This is an optimization exercise on Yosys and OpenROAD, whose aim is small area, not a production implementation. Only simulation tests tie the RTL to the original design; equivalence was not proved. Power is estimated from default activity; no workload was simulated.

==> flow/design.v <==
`timescale 1ns/1ps
module axi_fifo #(
    parameter WIDTH     = 32,
    parameter DEPTH     = 16,
    parameter PTR_WIDTH = 4    
)(
    input  logic             clk,
    input  logic             resetn, 
    input  logic             push,
    input  logic [WIDTH-1:0] fifo_wdata,
    input  logic             pop,
    output wire  [WIDTH-1:0] fifo_rdata,
    output wire              fifo_full,
    output wire              fifo_empty
);
logic [WIDTH-1:0]   mem [DEPTH-1:0];
logic [PTR_WIDTH:0] wptr;
logic [PTR_WIDTH:0] rptr;
wire [PTR_WIDTH:0] fill_level;
wire               wrap;
always @(posedge clk) begin
    if (push && (!fifo_full)) begin
        mem[wptr[PTR_WIDTH-1:0]] <= fifo_wdata;
    end
end
always @(posedge clk or negedge resetn) begin
    if (!resetn) begin
        wptr <= {PTR_WIDTH+1{1'b0}};
    end else if (push && (!fifo_full)) begin
        wptr <= wptr + {{(PTR_WIDTH){1'b0}}, 1'b1};
    end
end
always @(posedge clk or negedge resetn) begin
    if (!resetn) begin
        rptr <= {PTR_WIDTH+1{1'b0}};
    end else if (pop && (!fifo_empty)) begin
        rptr <= rptr + {{(PTR_WIDTH){1'b0}}, 1'b1};
    end
end
assign wrap = wptr[PTR_WIDTH] ^ rptr[PTR_WIDTH];
assign fill_level = {wrap, wptr[PTR_WIDTH-1:0]} - {1'b0, rptr[PTR_WIDTH-1:0]};
assign fifo_full = (fill_level == DEPTH);
assign fifo_empty = (fill_level == {PTR_WIDTH+1{1'b0}});
assign fifo_rdata = mem[rptr[PTR_WIDTH-1:0]];
endmodule
`timescale 1ns/1ps
module axi4_dut 
   (
    input wire ACLK,
    input wire ARESETn,
    input wire [4-1:0] MEM_AWID,
    input wire [32-1:0] MEM_AWADDR,
    input wire [8-1:0] MEM_AWLEN,
    input wire [3-1:0] MEM_AWSIZE,
    input wire [2-1:0] MEM_AWBURST,
    input wire [1-1:0] MEM_AWLOCK,
    input wire [4-1:0] MEM_AWCACHE,
    input wire [3-1:0] MEM_AWPROT,
    input wire [4-1:0] MEM_AWQOS,
    input wire MEM_AWVALID,
    output wire MEM_AWREADY,
    input wire [32-1:0] MEM_WDATA,
    input wire [(32/8)-1:0] MEM_WSTRB,
    input wire MEM_WLAST,
    input wire MEM_WVALID,
    output wire MEM_WREADY,
    output wire [4-1:0] MEM_BID,
    output wire [2-1:0] MEM_BRESP,
    output wire MEM_BVALID,
    input wire MEM_BREADY,
    input wire [4-1:0] MEM_ARID,
    input wire [32-1:0] MEM_ARADDR,
    input wire [8-1:0] MEM_ARLEN,
    input wire [3-1:0] MEM_ARSIZE,
    input wire [2-1:0] MEM_ARBURST,
    input wire [1-1:0] MEM_ARLOCK,
    input wire [4-1:0] MEM_ARCACHE,
    input wire [3-1:0] MEM_ARPROT,
    input wire [4-1:0] MEM_ARQOS,
    input wire MEM_ARVALID,
    output wire MEM_ARREADY,
    output wire [4-1:0] MEM_RID,
    output wire [32-1:0] MEM_RDATA,
    output wire [2-1:0] MEM_RRESP,
    output wire MEM_RLAST,
    output wire MEM_RVALID,
    input wire MEM_RREADY
);
reg [32-1:0] reg_bank [0:32-1];
wire	aw_push;
wire	aw_pop;
wire	w_push;
wire	w_pop;
wire	ar_push;
wire	ar_pop;
wire	r_push;
wire	r_pop;
wire	b_push;
wire	b_pop;
wire	aw_fifo_full;
wire	aw_fifo_empty;
wire	w_fifo_full;
wire	w_fifo_empty;
wire	ar_fifo_full;
wire	ar_fifo_empty;
wire	r_fifo_full;
wire	r_fifo_empty;
wire	b_fifo_full;
wire	b_fifo_empty;
wire [(32 + 8 + 3 + 2 + 4 + 3 + 1 + 4 +  4 + 7  )-1:0] aw_fifo_wdata;
wire [(32 + 8 + 3 + 2 + 4 + 3 + 1 + 4 +  4 + 7  )-1:0] aw_fifo_rdata;
wire [( 32 + 8 + 3 + 2 + 4 + 3 +1 +4 +4 + 7 )-1:0] ar_fifo_wdata;
wire [( 32 + 8 + 3 + 2 + 4 + 3 +1 +4 +4 + 7 )-1:0] ar_fifo_rdata;
wire [(1 + (32/8) + 32 )-1:0]  w_fifo_wdata;
wire [(1 + (32/8) + 32 )-1:0]  w_fifo_rdata;
wire [( 32 + 2 + 4 + 2 )-1:0]  r_fifo_rdata;
wire [(2 + 4 )-1:0]  b_fifo_wdata;
wire [(2 + 4 )-1:0]  b_fifo_rdata;
reg [( 32 + 2 + 4 + 2 )-1:0] r_fifo_wdata;
reg [2-1:0] bresp_int;  
axi_fifo #(
    .WIDTH((32 + 8 + 3 + 2 + 4 + 3 + 1 + 4 +  4 + 7  )),
    .DEPTH(16),
    .PTR_WIDTH(4)
) aw_fifo (
    .clk(ACLK),
    .resetn(ARESETn),
    .push(aw_push),
    .fifo_wdata(aw_fifo_wdata),
    .pop(aw_pop),
    .fifo_rdata(aw_fifo_rdata),
    .fifo_full(aw_fifo_full),
    .fifo_empty(aw_fifo_empty)
);
assign aw_push = MEM_AWVALID && MEM_AWREADY && !aw_fifo_full;
assign MEM_AWREADY = !aw_fifo_full;
assign aw_pop = !aw_fifo_empty && !w_fifo_empty && !b_fifo_full;
assign aw_fifo_wdata = {MEM_AWID, MEM_AWADDR, MEM_AWLEN, {{1'b0}, MEM_AWSIZE}, {{2'b00}, MEM_AWBURST}, MEM_AWCACHE, {{1'b0}, MEM_AWPROT}, {{3'b000}, MEM_AWLOCK}, MEM_AWQOS};  
axi_fifo #(
    .WIDTH((1 + (32/8) + 32 )),
    .DEPTH(16),
    .PTR_WIDTH(4)
) w_fifo (
    .clk(ACLK),
    .resetn(ARESETn),
    .push(w_push),
    .fifo_wdata(w_fifo_wdata),
    .pop(w_pop),
    .fifo_rdata(w_fifo_rdata),
    .fifo_full(w_fifo_full),
    .fifo_empty(w_fifo_empty)
);
assign w_push = MEM_WVALID && MEM_WREADY && !w_fifo_full;
assign MEM_WREADY = !w_fifo_full;
assign w_pop = !w_fifo_empty && aw_pop;
assign w_fifo_wdata = {MEM_WLAST, MEM_WSTRB, MEM_WDATA};
axi_fifo #(
    .WIDTH((2 + 4 )),
    .DEPTH(16),
    .PTR_WIDTH(4)
) b_fifo (
    .clk(ACLK),
    .resetn(ARESETn),
    .push(b_push),
    .fifo_wdata(b_fifo_wdata),
    .pop(b_pop),
    .fifo_rdata(b_fifo_rdata),
    .fifo_full(b_fifo_full),
    .fifo_empty(b_fifo_empty)
);
assign b_push = w_pop && !b_fifo_full && aw_pop;
assign b_pop = MEM_BREADY && MEM_BVALID;
assign MEM_BVALID = !b_fifo_empty;
assign MEM_BID = b_fifo_rdata[(2 + 4 )-1:(2 + 4 )-4];
assign MEM_BRESP = b_fifo_rdata[(2 + 4 )-4-1:0];
assign b_fifo_wdata = {aw_fifo_rdata[(32 + 8 + 3 + 2 + 4 + 3 + 1 + 4 +  4 + 7  )-1:(32 + 8 + 3 + 2 + 4 + 3 + 1 + 4 +  4 + 7  )-4], bresp_int};
axi_fifo #(
    .WIDTH(( 32 + 8 + 3 + 2 + 4 + 3 +1 +4 +4 + 7 )),
    .DEPTH(16),
    .PTR_WIDTH(4)
) ar_fifo (
    .clk(ACLK),
    .resetn(ARESETn),
    .push(ar_push),
    .fifo_wdata(ar_fifo_wdata),
    .pop(ar_pop),
    .fifo_rdata(ar_fifo_rdata),
    .fifo_full(ar_fifo_full),
    .fifo_empty(ar_fifo_empty)
);
assign ar_push = MEM_ARVALID && MEM_ARREADY && !ar_fifo_full;  
assign MEM_ARREADY = !ar_fifo_full;
assign ar_pop = !ar_fifo_empty && !r_fifo_full;
assign ar_fifo_wdata = {MEM_ARID, MEM_ARADDR, MEM_ARLEN, {{1'b0}, MEM_ARSIZE}, {{2'b00}, MEM_ARBURST}, MEM_ARCACHE, {{1'b0}, MEM_ARPROT}, {{3'b000}, MEM_ARLOCK}, MEM_ARQOS};
axi_fifo #(
    .WIDTH(( 32 + 2 + 4 + 2 )),
    .DEPTH(16),
    .PTR_WIDTH(4)
) r_fifo (
    .clk(ACLK),
    .resetn(ARESETn),
    .push(r_push),
    .fifo_wdata(r_fifo_wdata),
    .pop(r_pop),
    .fifo_rdata(r_fifo_rdata),
    .fifo_full(r_fifo_full),
    .fifo_empty(r_fifo_empty)
);
assign r_push = ar_pop && !r_fifo_full;
assign r_pop = MEM_RREADY && MEM_RVALID;
assign MEM_RVALID = !r_fifo_empty;
assign MEM_RID = r_fifo_rdata[( 32 + 2 + 4 + 2 )-1:2+2+32];
assign MEM_RDATA = r_fifo_rdata[32-1:0];
assign MEM_RRESP = r_fifo_rdata[2+2+32-1:32];
assign MEM_RLAST = 1'b1;
always @(posedge ACLK or negedge ARESETn) begin
    if (!ARESETn) begin
        integer i;
        for (i = 0; i < 32; i = i + 1) begin
            reg_bank[i] <= {32{1'b0}};
        end
    end else begin
        if (aw_pop && w_pop) begin
            if (aw_fifo_rdata[(32 + 8 + 3 + 2 + 4 + 3 + 1 + 4 +  4 + 7  )-5:32] >= 32'h00000000 && aw_fifo_rdata[(32 + 8 + 3 + 2 + 4 + 3 + 1 + 4 +  4 + 7  )-5:32] <= 32'h0000001F) begin
                reg_bank[aw_fifo_rdata[(32 + 8 + 3 + 2 + 4 + 3 + 1 + 4 +  4 + 7  )-5:32]] <= w_fifo_rdata[32-1:0];
            end
        end
    end
end
always @(*) begin
    bresp_int = 2'b00;
    if (aw_pop && w_pop) begin
        if (aw_fifo_rdata[(32 + 8 + 3 + 2 + 4 + 3 + 1 + 4 +  4 + 7  )-5:32] >= 32'h00000000 && aw_fifo_rdata[(32 + 8 + 3 + 2 + 4 + 3 + 1 + 4 +  4 + 7  )-5:32] <= 32'h0000001F) begin
            bresp_int = 2'b00;  
        end else begin
            bresp_int = 2'b11;  
        end
    end
end
always @(*) begin
    r_fifo_wdata = {( 32 + 2 + 4 + 2 ){1'b0}};
    if (!ARESETn) begin
        r_fifo_wdata = {( 32 + 2 + 4 + 2 ){1'b0}};
    end else begin
        if (ar_pop) begin
            if (ar_fifo_rdata[( 32 + 8 + 3 + 2 + 4 + 3 +1 +4 +4 + 7 )-5:32] >= 32'h00000000 && ar_fifo_rdata[( 32 + 8 + 3 + 2 + 4 + 3 +1 +4 +4 + 7 )-5:32] <= 32'h0000001F) begin
                r_fifo_wdata = {ar_fifo_rdata[( 32 + 8 + 3 + 2 + 4 + 3 +1 +4 +4 + 7 )-1:( 32 + 8 + 3 + 2 + 4 + 3 +1 +4 +4 + 7 )-4], {{2'b00}, 2'b00}, reg_bank[ar_fifo_rdata[( 32 + 8 + 3 + 2 + 4 + 3 +1 +4 +4 + 7 )-5:32]]};
            end else begin
                r_fifo_wdata = {ar_fifo_rdata[( 32 + 8 + 3 + 2 + 4 + 3 +1 +4 +4 + 7 )-1:( 32 + 8 + 3 + 2 + 4 + 3 +1 +4 +4 + 7 )-4], {{2'b00}, 2'b11}, {32{1'b0}}};  
            end
        end
    end
end
endmodule
==> flow/run.sh <==
#!/bin/bash
# synth_recipe.tcl (not shown) runs the flow's synth.tcl, then flattens the netlist and writes it again
# the make line also repeats each setting of config.mk as NAME=value (left out here)
make -C /OpenROAD-flow-scripts/flow DESIGN_CONFIG=/design/flow/config.mk WORK_HOME=/design/flow/orfs CLKGATE_MAP_FILE= SYNTH_SCRIPT=/design/flow/synth_recipe.tcl finish
==> flow/config.mk <==
export PLATFORM = sky130hd
export DESIGN_NAME = axi4_dut
export DESIGN_NICKNAME = axi4_dut
export VERILOG_FILES = /design/flow/design.v
export SDC_FILE = /design/flow/constraint.sdc
export NUM_CORES = 4
export LEC_CHECK = 0
export CAP_MARGIN = 20
export CORE_MARGIN = 2
export CORE_UTILIZATION = 40
export PLACE_DENSITY = 0.6
export SLEW_MARGIN = 20
==> flow/constraint.sdc <==
create_clock -name core_clock -period 10.0 [get_ports {ACLK}]
set_input_delay 2.0000 -clock core_clock [delete_from_list [all_inputs] [get_ports {ACLK}]]
set_output_delay 2.0000 -clock core_clock [all_outputs]
set_load 0.01 [all_outputs]
### Static IR drop

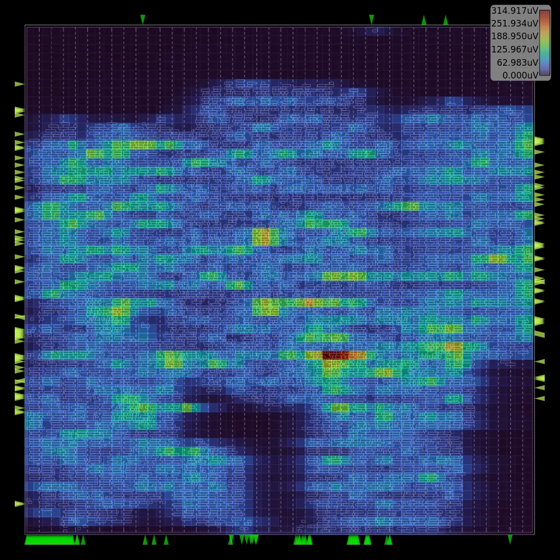
Pint: 0.0298 W
Pwr Total: 0.0464 W
NetSw: 0.0165 W
pwr dens: 302 mW/mm²

### Sequential cells grouped by signal name

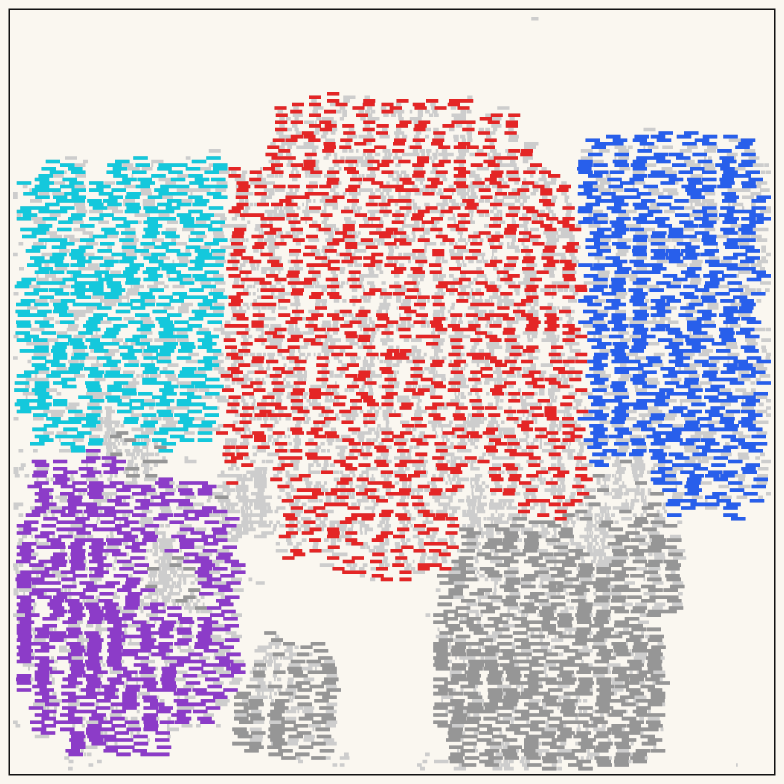
legend:
  cyan:
    netlist_name: w_fifo.mem
    sequential_cells: 512
  red:
    netlist_name: reg_bank
    sequential_cells: 1,024
  purple:
    netlist_name: aw_fifo.mem
    sequential_cells: 576
    where: bottom left
  blue:
    netlist_name: r_fifo.mem
    sequential_cells: 592
not coloured: 706
sequential group power: 0.0186 W
final core utilization: 46.1%
sequential share of cell area: 63.3%
Sequential Area: 0.0970 mm²

### Flops by top-level scope

The bar under the picture is 200 µm long.
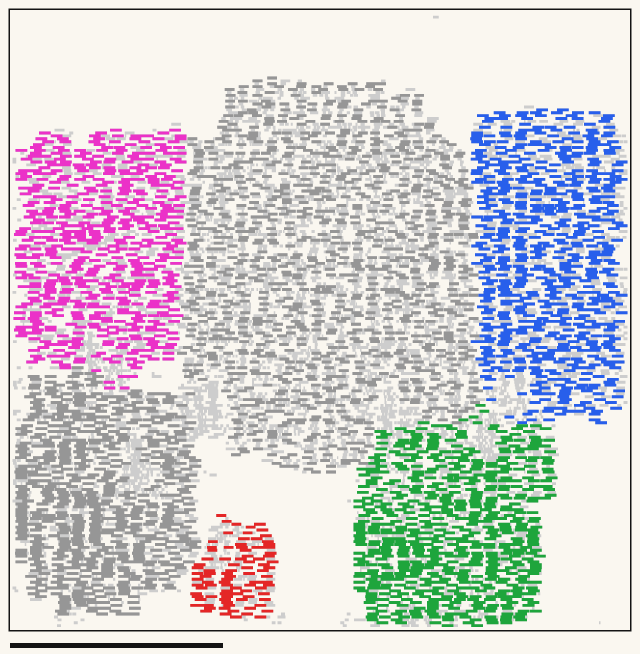
legend:
  red:
    scope: b_fifo
    sequential_cells: 90
  magenta:
    scope: w_fifo
    sequential_cells: 522
  green:
    scope: ar_fifo
    sequential_cells: 586
  blue:
    scope: r_fifo
    sequential_cells: 602
not coloured: 1,610
Die ar.: 0.339 mm²
Non-Filler Instances: 12,100

### Cells by drive strength

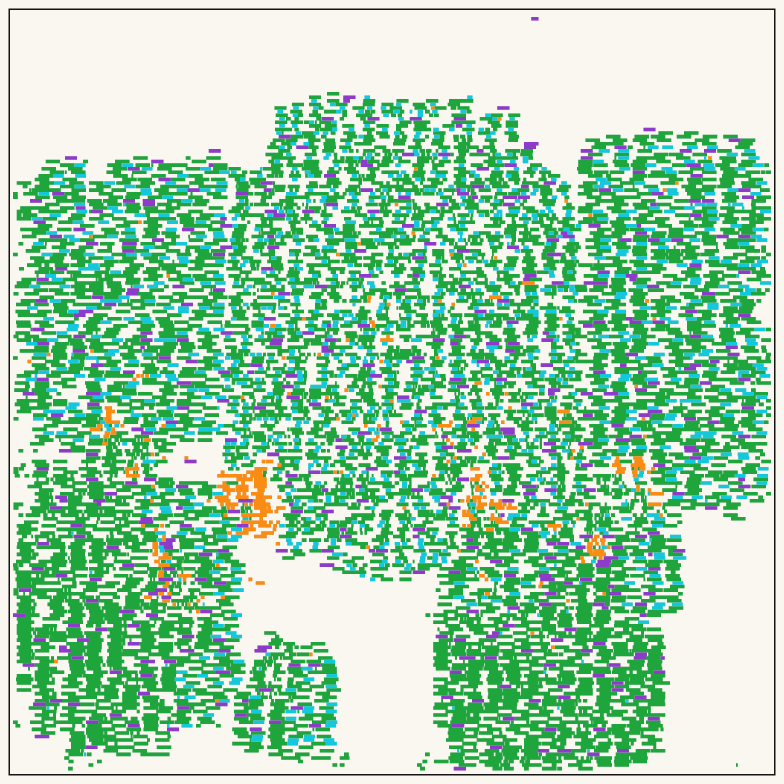
legend:
  purple:
    size: _6 and larger
    cells: 461
    share: 6.0%
  green:
    size: _0 and _1 cells
    cells: 5,660
    share: 73%
  orange:
    size: _3 and _4 cells
    cells: 326
    share: 4.2%
  cyan:
    size: _2 cells
    cells: 1,300
    share: 17%

### Clock routing

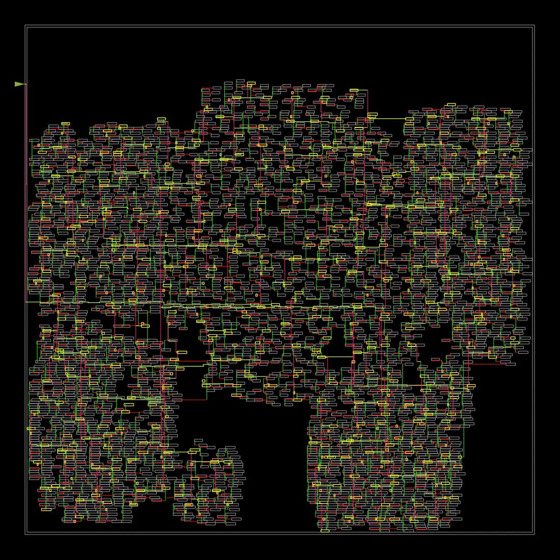
FFs & Latches: 3,410
Sink Count: 3,410

-- worst max-delay path, cell delays in order (launching register included) --
cell,delay (ns)
dfrtp_4,0.94
buf_12,0.66
buf_4,0.56
mux4_2,0.58
mux4_2,0.56
clkdlybuf4s50_1,0.52
-- power breakdown --
group          internal, W  leakage, nW  switching [W]
logic              0.00472         14.9         0.0101
registers           0.0177         36.1       0.000940
clock network      0.00747         5.59        0.00547
total               0.0298         56.5         0.0165
-- state kept, by name, summed over array words and instances, names as in the netlist --
| signal | cells |
|---|---|
| reg_bank | 1024 |
| r_fifo.mem | 592 |
| ar_fifo.mem | 576 |
| aw_fifo.mem | 576 |
| w_fifo.mem | 512 |
| b_fifo.mem | 80 |
| ar_fifo.rptr | 5 |
| ar_fifo.wptr | 5 |
| aw_fifo.rptr | 5 |
| aw_fifo.wptr | 5 |
| b_fifo.rptr | 5 |
| b_fifo.wptr | 5 |
| r_fifo.rptr | 5 |
| r_fifo.wptr | 5 |
| w_fifo.rptr | 5 |
| w_fifo.wptr | 5 |
-- routing by layer --
metal | part of all wire, % | wire, µm | track usage [%] | vias to the layer above
li1 | - | - | - | 29600
met1 | 42 | 150000 | 28.5 | 38300
met2 | 48 | 170000 | 33.7 | 2575
met3 | 6.9 | 24400 | 3.42 | 701
met4 | 3.1 | 11100 | 6.50 | 34
met5 | 0.066 | 234 | 0 | -
-- cell usage in the layout, fill, tap and decap left out, types with 140 or more instances in the layout --
| cell type | instances |
|---|---|
| a22oi_1 | 140 |
| buf_4 | 201 |
| mux2_1 | 349 |
| edfxtp_1 | 2336 |
| mux2_2 | 704 |
| nor4_1 | 177 |
| dfrtp_1 | 1066 |
| mux4_2 | 451 |
| clkbuf_16 | 354 |
| clkdlybuf4s50_1 | 158 |
-- metrics by stage --
step	instances	utilization, %	hold slack, ns	area [µm²]
after floorplan	7214	-	0.456	134000
after global placement	11500	42.5	0.465	142000
after detailed placement	11500	42.6	0.473	142000
after CTS	12100	46.0	0.486	153000
after global routing	12100	46.1	0.489	153000
final	12100	46.1	0.483	153000
==> qor.csv <==
stage,metric,value,unit
floorplanning,dieWidth,582,µm
run,drv_cap,0,
synthesis,yosys.area_share.adder,0.421,%
placed_design,place_hpwl,196,mm
route,firstDrtPassIters,8,
synthesis,synth_top_area_cell,edfxtp_1,
synthesis,synth.area.mux_share,17.2,%
timing,slew_viol_final,0,
pwr,p_leak,56.5,nW
placed_design,pre_cts_ws,3.17,ns
final_layout,multi_input_area_share,23.3,%
synthesis,syn_nets,7425,
final_layout,dominant_cells,sequential cells,
final_layout,num-clock-buffers,461,
clock_network,cts_resized,0,
route,ant_nets,0,
critical_path,setup.worst_path.end,MEM_RDATA[11],
final_layout,n_all_buffers,379,
critical_path,endpoint_kind,output port,
critical_path,reg2reg_slack,3.43,ns
clock_network,h-tree-depth,5,
clock_network,post_cts_buffers,0,
critical_path,start_kind,flip-flop,
clock_network,cts-hold-fix-buffers,0,
synthesis,synthSimpleGateAreaFrac,3.75,%
synthesis,async_flop_share,31.5,%
route,drcViolationCount,0,
global_route,first_global_vias,72900,
floorplanning,num_io_pins,216,
run_status,status,timing/DRC/antenna clean,
floorplanning,core_area,0.333,mm²

==> static timing again, ports no longer ideal <==
In the flow no input, the clock included, has a driving cell. The finished layout below was timed again as built, in two steps. Step 1, drivers: a clkbuf_16 drives ACLK and a buf_2 each remaining input, both assumed. Step 2 adds t to the input delays and takes it off the output delays; t is the mean of the earliest and latest rising clock arrival at the registers after step 1. Input paths then give back, and output paths get back, about the clock's delay inside the block. a / b / c = no drivers / after step 1 / after step 2; a / b = the first two.
t (ns): 1.024
setup WS [ns]: 3.160 / 3.055 / 3.425
clock arrival spread, ns: 0.062 / 0.062
After both steps this run still meets setup and hold. For this run, drivers alone change the setup slack by -0.105 ns; drivers and shift together by +0.265 ns.
